This design comes from an exercise in tuning for small area, a short achievable clock period and few clock cycles on the open sky130 flow, not from production work. The RTL was checked by simulation tests, not by an equivalence proof against the original design. Some runs may be left out. An edit can pass the tests and still lose a function that they never use.

File: design/flow/config.mk
export PLATFORM = sky130hd
export DESIGN_NAME = matrix_multiplier
export DESIGN_NICKNAME = matrix_multiplier
export VERILOG_FILES = /design/flow/design.v
export SDC_FILE = /design/flow/constraint.sdc
export NUM_CORES = 4
export LEC_CHECK = 0
export CAP_MARGIN = 20
export CORE_MARGIN = 2
export CORE_UTILIZATION = 40
export SLEW_MARGIN = 20
File: design/flow/constraint.sdc
create_clock -name core_clock -period 9.0 [get_ports {clk}]
set_input_delay 1.8000 -clock core_clock [delete_from_list [all_inputs] [get_ports {clk}]]
set_output_delay 1.8000 -clock core_clock [all_outputs]
set_load 0.01 [all_outputs]
File: design/flow/design.v
`default_nettype none
module MAC #(
    parameter DATA_WIDTH  = 16,
    parameter ACCUM_WIDTH = 2*DATA_WIDTH + 1,
    parameter GUARD_BITS  = 2
) (
    input  wire                         rst_n,
    input  wire                         clk,
    input  wire                         clr,
    input  wire                         run,
    input  wire signed [DATA_WIDTH-1:0] in1,
    input  wire signed [DATA_WIDTH-1:0] in2,
    output logic signed [ACCUM_WIDTH-1:0] total,
    output wire                           err
);
    wire  signed [2*DATA_WIDTH-1:0] next_product;
    logic signed  [ACCUM_WIDTH-1:0] SExt_product;
    wire  signed  [ACCUM_WIDTH-1:0]   next_total;
    always_ff @(posedge clk, negedge rst_n) begin
        if(~rst_n) 
            SExt_product <= '0;
        else if (clr)
            SExt_product <= '0;
        else if(run)
            SExt_product <=  next_product;
    end
    assign next_product = in1 * in2;
    always_ff @(posedge clk, negedge rst_n) begin
        if (~rst_n)
            total <= '0;
        else if (clr)
            total <= '0;
        else if (run)
            total <= next_total;
    end
    assign next_total = total + SExt_product;
    logic signed [GUARD_BITS-1:0] guard;
    wire  signed [GUARD_BITS+ACCUM_WIDTH-1:0] ext_total = {guard, total};
    wire  signed [GUARD_BITS+ACCUM_WIDTH-1:0] ext_next  = ext_total + SExt_product;
    always_ff @(posedge clk, negedge rst_n) begin
        if (~rst_n)
            guard <= '0;
        else if (clr)
            guard <= '0;
        else if (run)
            guard <= ext_next[GUARD_BITS+ACCUM_WIDTH-1:ACCUM_WIDTH];
    end
    assign err = (guard != {GUARD_BITS{total[ACCUM_WIDTH-1]}});
endmodule
`default_nettype none
module PE #(
    parameter int P           = 8,
    parameter int DATA_WIDTH  = 16,
    parameter int ACCUM_WIDTH = 2*DATA_WIDTH + 1,
    localparam int unsigned P_BIT_WIDTH = (P > 1) ? $clog2(P) : 1
) (
    input  wire                        clk,
    input  wire                        rst_n,
    input  wire                        load_row,   
    input  wire                        start,      
    input  wire        [P*DATA_WIDTH-1:0] row,         
    input  wire signed [DATA_WIDTH-1:0] col_entry,     
    output logic                       ready,       
    output logic         [P_BIT_WIDTH-1:0] p,         
    output wire                        err,
    output wire signed [ACCUM_WIDTH-1:0] total
);
    logic signed [DATA_WIDTH-1:0] row_buffer [0:P-1];
    logic             init;      
    typedef enum logic [1:0] {
        IDLE,
        COMPUTE,
        SYNC
    } pe_state;
    pe_state curr_state, next_state;
    logic set_ready;
    logic busy;    
    assign init = start & ~busy; 
    always_ff @(posedge clk, negedge rst_n) begin
        if(~rst_n)
            ready <= '1;
        else if (init) 
            ready <= '0;
        else if (set_ready)
            ready <= '1;
    end
    always_ff @(posedge clk, negedge rst_n) begin
        if (~rst_n) begin
            for (int t = 0; t < P; t++) row_buffer[t] <= '0;
        end else if (load_row & ~busy) begin
            for (int t = 0; t < P; t++) row_buffer[t] <= row[t*DATA_WIDTH +: DATA_WIDTH];
        end
    end
    always_ff @(posedge clk, negedge rst_n) begin
        if (~rst_n)
            p <= '0;
        else if (init) 
            p <= '0;
        else if (busy && p != P-1) 
            p <= p + 1'b1;           
    end
    always_ff @(posedge clk, negedge rst_n) begin
        if (~rst_n)
            curr_state <= IDLE;
        else
            curr_state <= next_state;
    end
    always_comb begin
        next_state = curr_state;
        busy  = 1'b0;
        set_ready  = 1'b0;
        case (curr_state)
            IDLE: begin
                if (init) begin
                    set_ready  = 1'b0;
                    next_state = COMPUTE;
                end
            end
            COMPUTE: begin
                busy = 1'b1;                  
                if (p == P-1) begin
                    next_state = SYNC;       
                end
            end
            SYNC: begin
                set_ready  = 1'b1;            
                next_state = IDLE;
            end
            default: next_state = IDLE;
        endcase
    end
    wire run = busy | (curr_state == SYNC);  
    MAC #(
        .DATA_WIDTH  (DATA_WIDTH),
        .ACCUM_WIDTH (ACCUM_WIDTH)
    ) MAC (
        .rst_n (rst_n),
        .clk   (clk),
        .clr   (init),           
        .run   (run),       
        .in1   (row_buffer[p]),   
        .in2   (col_entry),       
        .total (total),
        .err   (err)
    );
endmodule
`default_nettype wire
`default_nettype none
module ring_buffer #(
    parameter int DATA_WIDTH = 8,
    parameter int FIFO_SIZE  = 20
) (
    input  wire clk,
    input  wire rst_n,
    input  wire [DATA_WIDTH-1:0] entry,
    input  wire insert, pop,  
    output logic [DATA_WIDTH-1:0] head,
    output logic full, empty
);
    localparam int FIFO_IDX_WIDTH = (FIFO_SIZE > 1) ? $clog2(FIFO_SIZE)   : 1;   
    localparam int FIFO_CNT_WIDTH = (FIFO_SIZE > 0) ? $clog2(FIFO_SIZE+1) : 1;   
    logic [FIFO_IDX_WIDTH-1:0] head_index;
    wire  [FIFO_IDX_WIDTH-1:0] nxt_head_idx;
    logic [FIFO_CNT_WIDTH-1:0] current_entries;
    wire                       inc, dec;
    logic [DATA_WIDTH-1:0]     fifo [0:FIFO_SIZE-1];
    wire  [FIFO_IDX_WIDTH-1:0] write_idx;
    wire  [FIFO_IDX_WIDTH:0]   sum;  
    wire                       write_en;
    assign full  = (current_entries == FIFO_SIZE[FIFO_CNT_WIDTH-1:0]);
    assign empty = (current_entries == '0);
    assign head  = fifo[head_index];
    always_ff @(posedge clk or negedge rst_n) begin  
        if (~rst_n) 
            head_index <= '0;
        else if (pop & ~empty) 
            head_index <= nxt_head_idx;
    end
    assign nxt_head_idx = (head_index != FIFO_SIZE - 1'b1) ? head_index + 1'b1 : '0;
    always_ff @(posedge clk or negedge rst_n) begin
        if (~rst_n)
            current_entries <= '0;
        else 
            current_entries <= current_entries + inc - dec;
    end
    assign inc =  insert & ~(pop & ~empty) & ~full;
    assign dec = ~insert &  pop & ~empty;
    integer i;
    always_ff @(posedge clk or negedge rst_n) begin
        if (~rst_n)
            for (i = 0; i < FIFO_SIZE; i++) fifo[i] <= '0;
        else if (write_en)
            fifo[write_idx] <= entry;
    end
    assign write_en = insert & (~full | pop);
    assign sum = head_index + current_entries[FIFO_IDX_WIDTH-1:0];
    assign write_idx = (sum >= FIFO_SIZE) ? sum - FIFO_SIZE : sum[FIFO_IDX_WIDTH-1:0];
endmodule
`default_nettype wire
`default_nettype none
module control_unit #(
    parameter int unsigned N = 2,
    parameter int unsigned M = 2,
    localparam int unsigned N_BIT_WIDTH = (N > 1) ? $clog2(N) : 1,
    localparam int unsigned M_BIT_WIDTH = (M > 1) ? $clog2(M) : 1
) (
    input  wire                        clk,
    input  wire                        rst_n,
    input  wire                        start,         
    input  wire                        fetch_stall,
    input  wire                        fifo_full,
    input  wire                        PE_ready,
    input  wire                        data_stall,  
    output logic                       start_PE,     
    output logic                       done,         
    output logic                       load_row,     
    output logic                       fetch_row,    
    output logic                       fetch_col,    
    output logic [N_BIT_WIDTH-1:0]     n,            
    output logic [M_BIT_WIDTH-1:0]     m             
);
    typedef enum logic [2:0] {
        IDLE,         
        FETCH_ROW,    
        PREP_ROW,     
        FETCH_COL,    
        ISSUE_PE,     
        ADVANCE,      
        DONE          
    } state_t;
    state_t curr_state, next_state;
    logic [N_BIT_WIDTH-1:0] n_nxt;
    logic [M_BIT_WIDTH-1:0] m_nxt;
    logic set_done;
    logic last_row, last_col, can_issue, can_fetch;
    assign last_row = (n == N-1);
    assign last_col = (m == M-1);
    assign can_fetch = (PE_ready & ~fetch_stall);
    assign can_issue = (PE_ready & ~fifo_full & ~data_stall);
    always_ff @(posedge clk, negedge rst_n) begin
        if (~rst_n)
            done <= 1'b0;
        else if (start)
            done <= 1'b0;
        else if (set_done)
            done <= 1'b1;
    end
    always_ff @(posedge clk, negedge rst_n) begin
        if (~rst_n) begin
           curr_state   <= IDLE;
            n       <= '0;
            m       <= '0;
        end else begin
           curr_state <= next_state;
            n     <= n_nxt;
            m     <= m_nxt;
        end
    end
    always_comb begin
        next_state = curr_state;
        n_nxt      = n;
        m_nxt      = m;
        start_PE   = 1'b0;
        load_row   = 1'b0;
        fetch_row  = 1'b0;
        fetch_col  = 1'b0;
        set_done   = 1'b0;
        case (curr_state)
            IDLE: begin
                if (start) begin
                    n_nxt   = '0;
                    m_nxt   = '0;
                    next_state = FETCH_ROW;
                end
            end
            FETCH_ROW: begin
                if (can_fetch) begin
                    fetch_row = 1'b1;
                    next_state = PREP_ROW;
                end
            end
            PREP_ROW: begin
                if (~data_stall) begin
                    load_row  = 1'b1;
                    next_state = FETCH_COL;
                end
            end
            FETCH_COL: begin
                if (can_fetch) begin
                    fetch_col = 1'b1;
                    next_state = ISSUE_PE;
                end
            end
            ISSUE_PE: begin
                if (can_issue) begin
                    start_PE = 1'b1;
                    next_state  = ADVANCE;
                end
            end
            ADVANCE: begin
                if(last_row & last_col) begin
                    next_state = DONE;
                end else if (last_col) begin
                    m_nxt      = '0;
                    n_nxt      = n + 1'b1;
                    next_state = FETCH_ROW;
                end else begin 
                    m_nxt      = m + 1'b1;
                    next_state = FETCH_COL;
                end
            end
            DONE: begin
                if (PE_ready) begin
                    set_done = 1'b1;
                    next_state = IDLE;
                end
            end
            default: next_state = IDLE;
        endcase
    end
endmodule
`default_nettype none
module matrix_multiplier #(
    parameter N           = 8,
    parameter P           = 9,
    parameter M           = 10,
    parameter int unsigned N_BIT_WIDTH = (N > 1) ? $clog2(N) : 1,
    localparam int unsigned P_BIT_WIDTH = (P > 1) ? $clog2(P) : 1,
    localparam int unsigned M_BIT_WIDTH = (M > 1) ? $clog2(M) : 1,
    parameter DATA_WIDTH  = 16,
    parameter ACCUM_WIDTH = 2*DATA_WIDTH + 1,
    parameter FIFO_SIZE   = 20
) (
    input wire clk,
    input wire rst_n,
    input wire fetch_stall,
    input wire data_stall,
    input wire pop_fifo,
    input wire start,
    input wire [P*DATA_WIDTH-1:0] mem_line,
    output wire [N_BIT_WIDTH-1:0]     n,            
    output wire [M_BIT_WIDTH-1:0]     m,             
    output wire fetch_row,
    output wire fetch_col,
    output wire [ACCUM_WIDTH-1:0] fifo_head,
    output wire fifo_empty,
    output wire fifo_full,
    output wire done,
    output wire err
);
    wire start_PE;
    wire load_row;
    wire insert;
    wire [P_BIT_WIDTH-1:0] p;
    wire PE_err;
    logic [1:0] PE_ready;
    wire [ACCUM_WIDTH-1:0] PE_total;
    wire [DATA_WIDTH-1:0] col_entry;
    control_unit #(
        .N              (N),
        .M              (M)
    ) controller (
        .clk            (clk),
        .rst_n          (rst_n),
        .start          (start),    
        .fetch_stall    (fetch_stall),
        .fifo_full      (fifo_full),
        .PE_ready       (PE_ready[1]),
        .data_stall     (data_stall),
        .start_PE       (start_PE),  
        .done           (done),  
        .load_row       (load_row),  
        .fetch_row      (fetch_row),  
        .fetch_col      (fetch_col),  
        .n              (n),  
        .m              (m)  
    );
    PE #(
        .P              (P),
        .DATA_WIDTH     (DATA_WIDTH),
        .ACCUM_WIDTH    (ACCUM_WIDTH)
    ) PE (
        .clk            (clk),
        .rst_n          (rst_n),
        .load_row       (load_row),  
        .start          (start_PE),  
        .row            (mem_line),
        .col_entry      (col_entry),
        .ready          (PE_ready[0]),
        .err            (PE_err),
        .p              (p),
        .total          (PE_total)
    );
    assign col_entry = mem_line[p*DATA_WIDTH +: DATA_WIDTH];
    ring_buffer #(
        .DATA_WIDTH    (ACCUM_WIDTH),
        .FIFO_SIZE     (FIFO_SIZE)
    ) ring_buffer (
        .clk           (clk),
        .rst_n         (rst_n),
        .entry         (PE_total),
        .insert        (insert),
        .pop           (pop_fifo),
        .head          (fifo_head),
        .full          (fifo_full),
        .empty         (fifo_empty)
    );
    assign insert = PE_ready[0] & ~PE_ready[1];
    always_ff @(posedge clk, negedge rst_n)
        if (~rst_n)
            PE_ready[1] <= '1;
        else 
            PE_ready[1] <= PE_ready[0];
    logic err_run;
    always_ff @(posedge clk, negedge rst_n)
        if (~rst_n)
            err_run <= 1'b0;
        else if (start)
            err_run <= 1'b0;
        else if (insert & PE_err)
            err_run <= 1'b1;
    assign err = err_run;
endmodule
`default_nettype wire
File: design/flow/run.sh
#!/bin/bash
# synth_recipe.tcl (not shown) runs the flow's synth.tcl, then flattens the netlist and writes it again
# the make line also repeats each setting of config.mk as NAME=value (left out here)
make -C /OpenROAD-flow-scripts/flow DESIGN_CONFIG=/design/flow/config.mk WORK_HOME=/design/flow/orfs CLKGATE_MAP_FILE= SYNTH_SCRIPT=/design/flow/synth_recipe.tcl finish
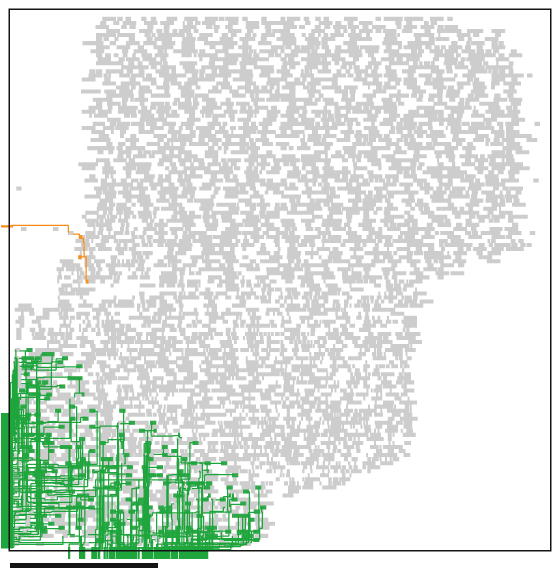
(run_1/port_nets.png)
Bar = 100 um.
pop_fifo: marked orange, bits 1, direction input, edge left, end cells 3, buffers 1, wire 87.8 um. mem_line: marked green, bits 144, direction input, edge 77 bottom, 67 left, end cells 193, buffers 158, wire 8,950 um.

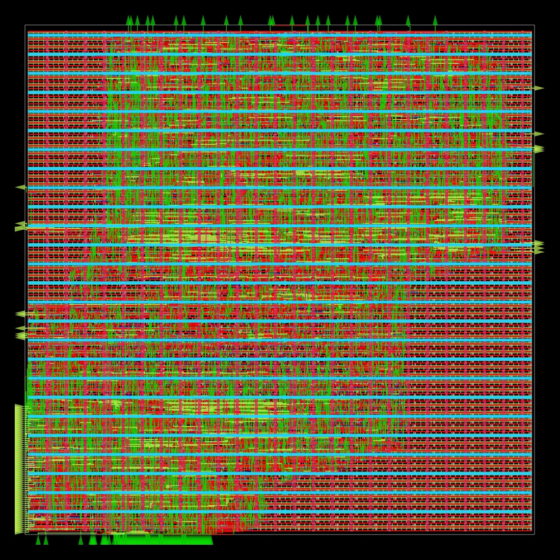
(run_1/final_all.png)
die boundary height: 364 um
number of core rows: 131

==> impl_metrics.env, run 1 <==
export IMPL_final_setup_worst_slack_ps=318
export IMPL_grt_pass1_vias=37500
export IMPL_worstPathRequired_ps=9590
export IMPL_synth_cell_type_count=72
export IMPL_worstSetupPathType="in -> reg"
export IMPL_core_sq_um=128000
export IMPL_number_of_standard_cells_after_synthesis=4279
export IMPL_yosys_area_share_xor_xnor_pct=1.25
export IMPL_most_frequent_cells_in_the_layout="898 x sky130_fd_sc_hd__dfrtp_1, 792 x sky130_fd_sc_hd__mux2_2, 327 x sky130_fd_sc_hd__inv_1"
export IMPL_detail_route_wl_per_cell_um=23.9
export IMPL_clock_root_buffer="sky130_fd_sc_hd__clkbuf_16"
export IMPL_drt_pre_antenna_iters=5
export IMPL_met1_length_um=66200
export IMPL_result_of_the_run="no timing/DRC/antenna violations"
export IMPL_vias=35600
export IMPL_multi_input_comb_cells=2754
export IMPL_cts_tree="done"
export IMPL_yosysMostFrequentCell="sky130_fd_sc_hd__dfrtp_1"
export IMPL_worst_skew_pair_late_latency_ps=720
export IMPL_worstHoldPathCells=0
export IMPL_cap_violations=0
export IMPL_final_net_count=5045
export IMPL_groute_layer_met3_usage_pct=4.25
export IMPL_cp_end_kind="flip-flop"
export IMPL_setup_violations_final=0
export IMPL_post_route_cell_area_sq_um=59800
export IMPL_timing_hold_worst_endpoint="PE_ready[1]$_DFF_PN1_"
Testbench counts for the RTL of run 1, summed over its fixed seeds: cycles 27,520.
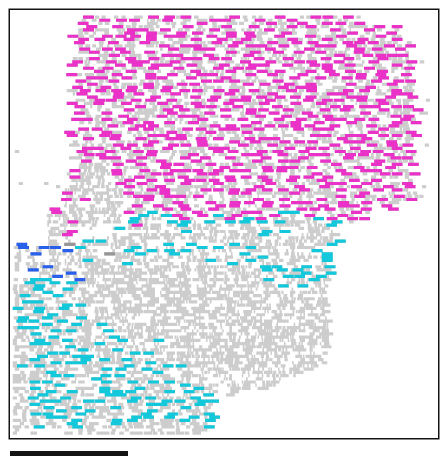
(run_1/hierarchy.png)
Bar = 100 um. Other sequential cells in the stronger gray, the rest of the logic in the fainter gray.
ring_buffer: marked magenta, sequential cells 670. controller: marked blue, sequential cells 11, where left middle. PE: marked cyan, sequential cells 218.

## Run 2: large edit since run 1, in outline
design/flow/design.v: 424 -> 2426 lines; modules unchanged: 0
  dot9: new, 2084 lines
  PE: edited, 96 -> 68 lines
  ring_buffer: edited, 50 -> 23 lines
  control_unit: edited, 121 -> 109 lines
  matrix_multiplier: edited, 101 -> 134 lines
  removed: MAC
==> module control_unit as of run 2 <==
module control_unit (
    input  wire       clk,
    input  wire       rst_n,
    input  wire       start,
    input  wire       fetch_stall,
    input  wire       data_stall,
    input  wire [4:0] space,         
    input  wire       col_busy,      
    output wire       fetch_row,
    output wire       fetch_col,
    output logic [2:0] n,
    output logic [3:0] m,
    output wire       ans_row0,
    output wire       ans_row1,
    output wire       ans_col,
    output logic      grp_pair,      
    output logic      grp_last,      
    output wire [4:0] reserve,       
    output logic [3:0] ans_j         
);
    logic       busy;        
    logic       pend;        
    logic [1:0] pk;          
    logic [1:0] ph;          
    logic [3:0] wait_cnt;    
    logic       two;         
    logic       prer;        
    wire answer  = pend & ~data_stall & ~(pk[1] & col_busy);
    wire mem_ok  = ~pend | answer;
    assign ans_row0 = answer & (pk == 2'd0);
    assign ans_row1 = answer & (pk == 2'd1);
    assign ans_col  = answer & (pk == 2'd2);
    wire first_col = (m == 4'd0);
    wire room1     = (space <= 5'd19);
    wire room11    = (space <= 5'd9);
    wire two_rows  = two;    
    wire go_pair   = two_rows & room11;
    wire go_single = room1 & (~two_rows | (wait_cnt == 4'd15));
    wire col_ok    = first_col ? (go_pair | go_single) : (room1 | prer);
    wire stuck     = busy & (ph == 2'd2) & ~first_col & grp_pair & ~room1;
    wire drop      = stuck & (wait_cnt == 4'd15);
    wire want_row  = busy & (ph != 2'd2);
    wire want_col  = busy & (ph == 2'd2) & col_ok;
    assign fetch_row = want_row & mem_ok & ~fetch_stall;
    assign fetch_col = want_col & mem_ok & ~fetch_stall;
    wire pair_now  = first_col ? go_pair : grp_pair;
    assign reserve = drop ? 5'd0 - {1'b0, m} :
                     ~fetch_col ? 5'd0 : first_col ? (go_pair ? 5'd11 : 5'd1) : prer ? 5'd0 : 5'd1;
    always_ff @(posedge clk, negedge rst_n) begin
        if (~rst_n) begin
            busy     <= 1'b0;
            pend     <= 1'b0;
            pk       <= 2'd0;
            ph       <= 2'd0;
            n        <= 3'd0;
            m        <= 4'd0;
            grp_pair <= 1'b0;
            grp_last <= 1'b0;
            wait_cnt <= 4'd0;
            two      <= 1'b0;
            prer     <= 1'b0;
            ans_j    <= 4'd0;
        end else begin
            if (answer) pend <= 1'b0;
            if (start) begin
                busy     <= 1'b1;
                ph       <= 2'd0;
                n        <= 3'd0;
                m        <= 4'd0;
                wait_cnt <= 4'd0;
            end else if (fetch_row) begin
                pend <= 1'b1;
                pk   <= {1'b0, ph[0]};
                if (ph == 2'd0) two <= (n != 3'd7);
                if (ph == 2'd0 && n != 3'd7) begin
                    ph <= 2'd1;
                    n  <= n + 3'd1;
                end else begin
                    ph <= 2'd2;
                end
            end else if (fetch_col) begin
                pend <= 1'b1;
                pk   <= 2'd2;
                ans_j <= m;
                wait_cnt <= 4'd0;
                if (first_col) begin
                    prer     <= 1'b0;
                    grp_pair <= go_pair;
                    grp_last <= (n == 3'd7) & (go_pair | ~two_rows);
                end
                if (m == 4'd9) begin
                    m  <= 4'd0;
                    ph <= 2'd0;
                    if (n == 3'd7 & (pair_now | ~two_rows)) busy <= 1'b0;
                    else if (pair_now) n <= n + 3'd1;
                end else begin
                    m <= m + 4'd1;
                end
            end else if (drop) begin
                grp_pair <= 1'b0;
                grp_last <= 1'b0;
                prer     <= 1'b1;
                wait_cnt <= 4'd0;
            end else if (busy & (ph == 2'd2) & ((first_col & ~col_ok) | stuck)) begin
                if (wait_cnt != 4'd15) wait_cnt <= wait_cnt + 4'd1;
            end
        end
    end
endmodule
==> module matrix_multiplier as of run 2 <==
module matrix_multiplier #(
    parameter N           = 8,
    parameter P           = 9,
    parameter M           = 10,
    parameter N_BIT_WIDTH = 3,
    parameter M_BIT_WIDTH = 4,
    parameter DATA_WIDTH  = 16,
    parameter ACCUM_WIDTH = 2*DATA_WIDTH + 1,
    parameter FIFO_SIZE   = 20
) (
    input wire clk,
    input wire rst_n,
    input wire fetch_stall,
    input wire data_stall,
    input wire pop_fifo,
    input wire start,
    input wire [P*DATA_WIDTH-1:0] mem_line,
    output wire [N_BIT_WIDTH-1:0]     n,
    output wire [M_BIT_WIDTH-1:0]     m,
    output wire fetch_row,
    output wire fetch_col,
    output wire [ACCUM_WIDTH-1:0] fifo_head,
    output wire fifo_empty,
    output wire fifo_full,
    output wire done,
    output wire err
);
    wire       ans_row0, ans_row1, ans_col;
    wire [3:0] ans_j;
    wire       grp_pair, grp_last;
    wire [4:0] reserve;
    wire       col_busy;
    logic [4:0] cnt;       
    logic [4:0] space;     
    logic [4:0] hp;        
    logic [4:0] hp1;       
    logic       empty_r, full_r;
    logic       bsel;      
    logic       done_r, err_r;
    control_unit controller (
        .clk         (clk),
        .rst_n       (rst_n),
        .start       (start),
        .fetch_stall (fetch_stall),
        .data_stall  (data_stall),
        .space       (space),
        .col_busy    (col_busy),
        .fetch_row   (fetch_row),
        .fetch_col   (fetch_col),
        .n           (n),
        .m           (m),
        .ans_row0    (ans_row0),
        .ans_row1    (ans_row1),
        .ans_col     (ans_col),
        .grp_pair    (grp_pair),
        .grp_last    (grp_last),
        .reserve     (reserve),
        .ans_j       (ans_j)
    );
    wire        res_v, res_r, res_pair, res_last;
    wire [3:0]  res_j;
    wire [34:0] res;
    PE pe (
        .clk      (clk),
        .rst_n    (rst_n),
        .mem_line (mem_line),
        .ans_row0 (ans_row0),
        .ans_row1 (ans_row1),
        .ans_col  (ans_col),
        .ans_j    (ans_j),
        .grp_pair (grp_pair),
        .grp_last (grp_last),
        .col_busy (col_busy),
        .res_v    (res_v),
        .res_r    (res_r),
        .res_j    (res_j),
        .res_pair (res_pair),
        .res_last (res_last),
        .res      (res)
    );
    wire [4:0] wslot = {1'b0, res_j} + (((bsel ^ res_r) == 1'b1) ? 5'd10 : 5'd0);
    ring_buffer #(
        .DATA_WIDTH (ACCUM_WIDTH),
        .FIFO_SIZE  (FIFO_SIZE)
    ) queue (
        .clk   (clk),
        .we    (res_v),
        .wslot (wslot),
        .wdata (res[ACCUM_WIDTH-1:0]),
        .hslot (hp),
        .rslot (hp1),
        .pop   (pop),
        .head  (fifo_head)
    );
    assign fifo_empty = empty_r;
    assign fifo_full  = full_r;
    assign done       = done_r;
    assign err        = err_r;
    wire pop  = pop_fifo & ~fifo_empty;
    wire row9 = (res_j == 4'd9);
    wire [4:0] vis = ~res_v ? 5'd0 : ~res_r ? 5'd1 : row9 ? 5'd10 : 5'd0;
    wire [4:0] cnt_n = cnt + vis - {4'd0, pop};
    wire ovf = (res[34:32] != 3'b000) & (res[34:32] != 3'b111);
    always_ff @(posedge clk, negedge rst_n) begin
        if (~rst_n) begin
            cnt    <= 5'd0;
            empty_r <= 1'b1;
            full_r <= 1'b0;
            space  <= 5'd0;
            hp     <= 5'd0;
            hp1    <= 5'd1;
            bsel   <= 1'b0;
            done_r <= 1'b0;
            err_r  <= 1'b0;
        end else begin
            cnt   <= cnt_n;
            empty_r <= (cnt_n == 5'd0);
            full_r  <= (cnt_n == 5'd20);
            space <= space + reserve - {4'd0, pop};
            if (pop) begin
                hp  <= hp1;
                hp1 <= (hp1 == 5'd19) ? 5'd0 : hp1 + 5'd1;
            end
            if (res_v & ~res_pair & row9) bsel <= ~bsel;
            if (start) begin
                done_r <= 1'b0;
                err_r  <= 1'b0;
            end else begin
                if (res_v & res_last & row9 & (res_r == res_pair)) done_r <= 1'b1;
                if (res_v & ovf) err_r <= 1'b1;
            end
        end
    end
endmodule
==> module PE as of run 2 <==
module PE (
    input  wire         clk,
    input  wire         rst_n,
    input  wire [143:0] mem_line,
    input  wire         ans_row0,
    input  wire         ans_row1,
    input  wire         ans_col,
    input  wire [3:0]   ans_j,
    input  wire         grp_pair,
    input  wire         grp_last,
    output wire         col_busy,
    output logic        res_v,
    output logic        res_r,       
    output logic [3:0]  res_j,
    output logic        res_pair,
    output logic        res_last,
    output wire  [34:0] res
);
    logic [143:0] row0, row1, col;
    always_ff @(posedge clk) begin
        if (ans_row0) row0 <= mem_line;
        if (ans_row1) row1 <= mem_line;
        if (ans_col)  col  <= mem_line;
    end
    logic       s1_v, s1_r, s1_pair, s1_last;
    logic [3:0] s1_j;
    always_ff @(posedge clk, negedge rst_n) begin
        if (~rst_n) begin
            s1_v <= 1'b0;
            s1_r <= 1'b0;
            s1_j <= 4'd0;
            s1_pair <= 1'b0;
            s1_last <= 1'b0;
            res_v <= 1'b0;
            res_r <= 1'b0;
            res_j <= 4'd0;
            res_pair <= 1'b0;
            res_last <= 1'b0;
        end else begin
            if (ans_col) begin
                s1_v <= 1'b1;
                s1_r <= 1'b0;
                s1_j <= ans_j;
                s1_pair <= grp_pair;
                s1_last <= grp_last;
            end else if (s1_v & ~s1_r & s1_pair) begin
                s1_r <= 1'b1;
            end else begin
                s1_v <= 1'b0;
            end
            res_v <= s1_v;
            res_r <= s1_r;
            res_j <= s1_j;
            res_pair <= s1_pair;
            res_last <= s1_last;
        end
    end
    assign col_busy = s1_v & ~s1_r & s1_pair;
    logic [143:0] a;
    always_ff @(posedge clk) a <= ans_col ? row0 : row1;
    dot9 dot (
        .clk (clk),
        .en  (1'b1),
        .a   (a),
        .b   (col),
        .y   (res)
    );
endmodule
==> module ring_buffer as of run 2 <==
module ring_buffer #(
    parameter int DATA_WIDTH = 33,
    parameter int FIFO_SIZE  = 20
) (
    input  wire                  clk,
    input  wire                  we,
    input  wire  [4:0]           wslot,
    input  wire  [DATA_WIDTH-1:0] wdata,
    input  wire  [4:0]           hslot,      
    input  wire  [4:0]           rslot,      
    input  wire                  pop,        
    output logic [DATA_WIDTH-1:0] head       
);
    logic [DATA_WIDTH-1:0] fifo [0:FIFO_SIZE-1];
    always_ff @(posedge clk) begin
        if (we) fifo[wslot] <= wdata;
    end
    wire [4:0] nslot = pop ? rslot : hslot;
    always_ff @(posedge clk) begin
        if (we && wslot == nslot) head <= wdata;
        else if (pop)             head <= fifo[rslot];
    end
endmodule
--- a/design/flow/config.mk
+++ b/design/flow/config.mk
@@ -6,6 +6,8 @@
 export NUM_CORES = 4
 export LEC_CHECK = 0
+export ABC_AREA = 1
 export CAP_MARGIN = 20
 export CORE_MARGIN = 2
 export CORE_UTILIZATION = 40
+export SETUP_SLACK_MARGIN = 4.5
 export SLEW_MARGIN = 20
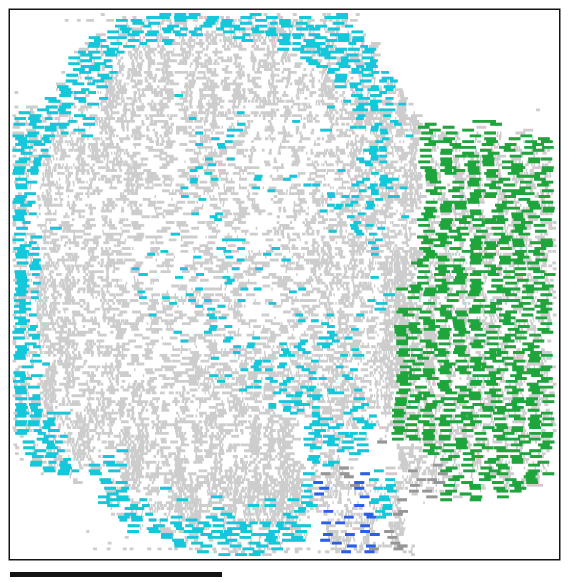
(run_2/hierarchy.png)
Bar = 200 um. Other sequential cells in the stronger gray, the rest of the logic in the fainter gray.
utilization of the core after routing: 47.6%
Final Instance Count excl. Fillers: 13.9k
overall die area: 267,000 sq um

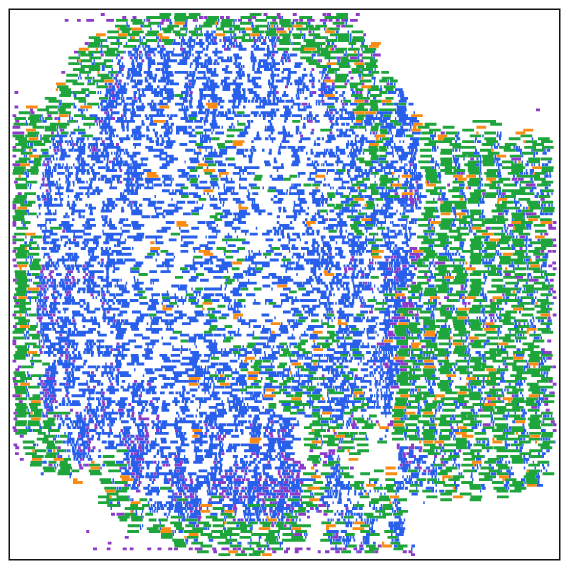
(run_2/cell_classes.png)
all other logic: marked blue, cells 7,597. clock drivers and dummy loads: marked orange, cells 330. other buffers and delay cells: marked purple, cells 784. flip-flops: marked green, cells 1,617.

==> run 2 against run 1 <==
Still clean. Area after synthesis grew 100%. Design area is 110% higher. Maximum frequency up 76%. Worst hold slack got worse by 14 ps. Critical path type is now reg -> reg.
==> impl_metrics.env, run 2 <==
export IMPL_result_of_the_run="no timing/DRC/antenna violations"
export IMPL_synth_cell_type_count=62
export IMPL_cts_tree="done"
export IMPL_finalCriticalPeriod_ps=4920
export IMPL_worstSetupPathType="reg -> reg"
export IMPL_final_setup_worst_slack_ps=4080
export IMPL_groute_layer_met3_usage_pct=5.89
export IMPL_gp_routability_congestion=1.06
export IMPL_detail_route_wirelength_um=427000
export IMPL_timing_hold_worst_endpoint="pe.res_v$_DFF_PN0_"
export IMPL_seqAreaFraction_pct=35.3
export IMPL_met1_length_um=166000
export IMPL_final_setup_tns_ps=0
export IMPL_number_of_standard_cells_after_synthesis=9778
export IMPL_core_sq_um=262000
export IMPL_clock_root_buffer="sky130_fd_sc_hd__clkbuf_16"
export IMPL_vias=78400
export IMPL_critPathSlowestCell="sky130_fd_sc_hd__fa_2"
export IMPL_detail_route_wl_per_cell_um=30.8
export IMPL_final_net_count=11600
export IMPL_timing_hold_worst_class="reg -> reg"
export IMPL_yosysMostFrequentCell="sky130_fd_sc_hd__o22ai_1"
export IMPL_yosys_area_share_xor_xnor_pct=9.73
export IMPL_grt_pass1_vias=76400
export IMPL_die_height_um=517
export IMPL_worstHoldPathCells=0
export IMPL_preCtsSetupSlack_ps=3250
export IMPL_cp_end_kind="flip-flop"
export IMPL_most_frequent_cells_in_the_layout="1,157 x sky130_fd_sc_hd__o22ai_1, 1,125 x sky130_fd_sc_hd__edfxtp_1, 1,095 x sky130_fd_sc_hd__xor2_1"
export IMPL_post_route_cells_drive_above_1_share_pct=16.8
export IMPL_routed_via_density=5.65
export IMPL_worstPathRequired_ps=9720
export IMPL_cap_violations=0
export IMPL_setup_violations_final=0
export IMPL_post_route_cell_area_sq_um=125000
export IMPL_reg2reg_setup_slack_ps=4080
export IMPL_row_count=188
export IMPL_regs_by_ff_count="queue.fifo: 660 flops, pe.dot.rr: 282 flops"
export IMPL_drt_pre_antenna_iters=6
export IMPL_critPathLaunch="pe.col[1]$_DFFE_PP_"
export IMPL_worst_skew_pair_late_latency_ps=900
Testbench counts for the RTL of run 2, summed over its fixed seeds: cycles 2,592.

[what the ideal ports hide]
The flow's constraints put no driver on any port. The routed layouts listed below were extracted and timed again, unchanged, in two steps.
Step 1 (the two cells are an assumption about what drives the block):
set clk [get_ports {clk}]
set_driving_cell -lib_cell sky130_fd_sc_hd__clkbuf_16 $clk
set_driving_cell -lib_cell sky130_fd_sc_hd__buf_2 [delete_from_list [all_inputs] $clk]
Step 2, shift: input delay + t, output delay - t, t = (earliest + latest rising clock arrival at the registers) / 2. This alone moves slack from input paths to output paths.
a / b / c = ideal ports / drivers / drivers and shift; a / b = the first two.
| run | t, ns | setup slack, ns | worst setup path at the end | worst slew at a driven data input, ns |
|---|---|---|---|---|
| run 1 | 0.756 | 0.318 / 0.370 / -0.387 | input to register | 0.17 |
| run 2 | 0.954 | 4.076 / 4.076 / 4.076 | register to register | 0.19 |
With both steps, setup timing fails in run 1, where it was met with ideal ports. The setup slack of run 1, which loses most, moves by +0.052 ns with the drivers and by -0.705 ns with both steps.
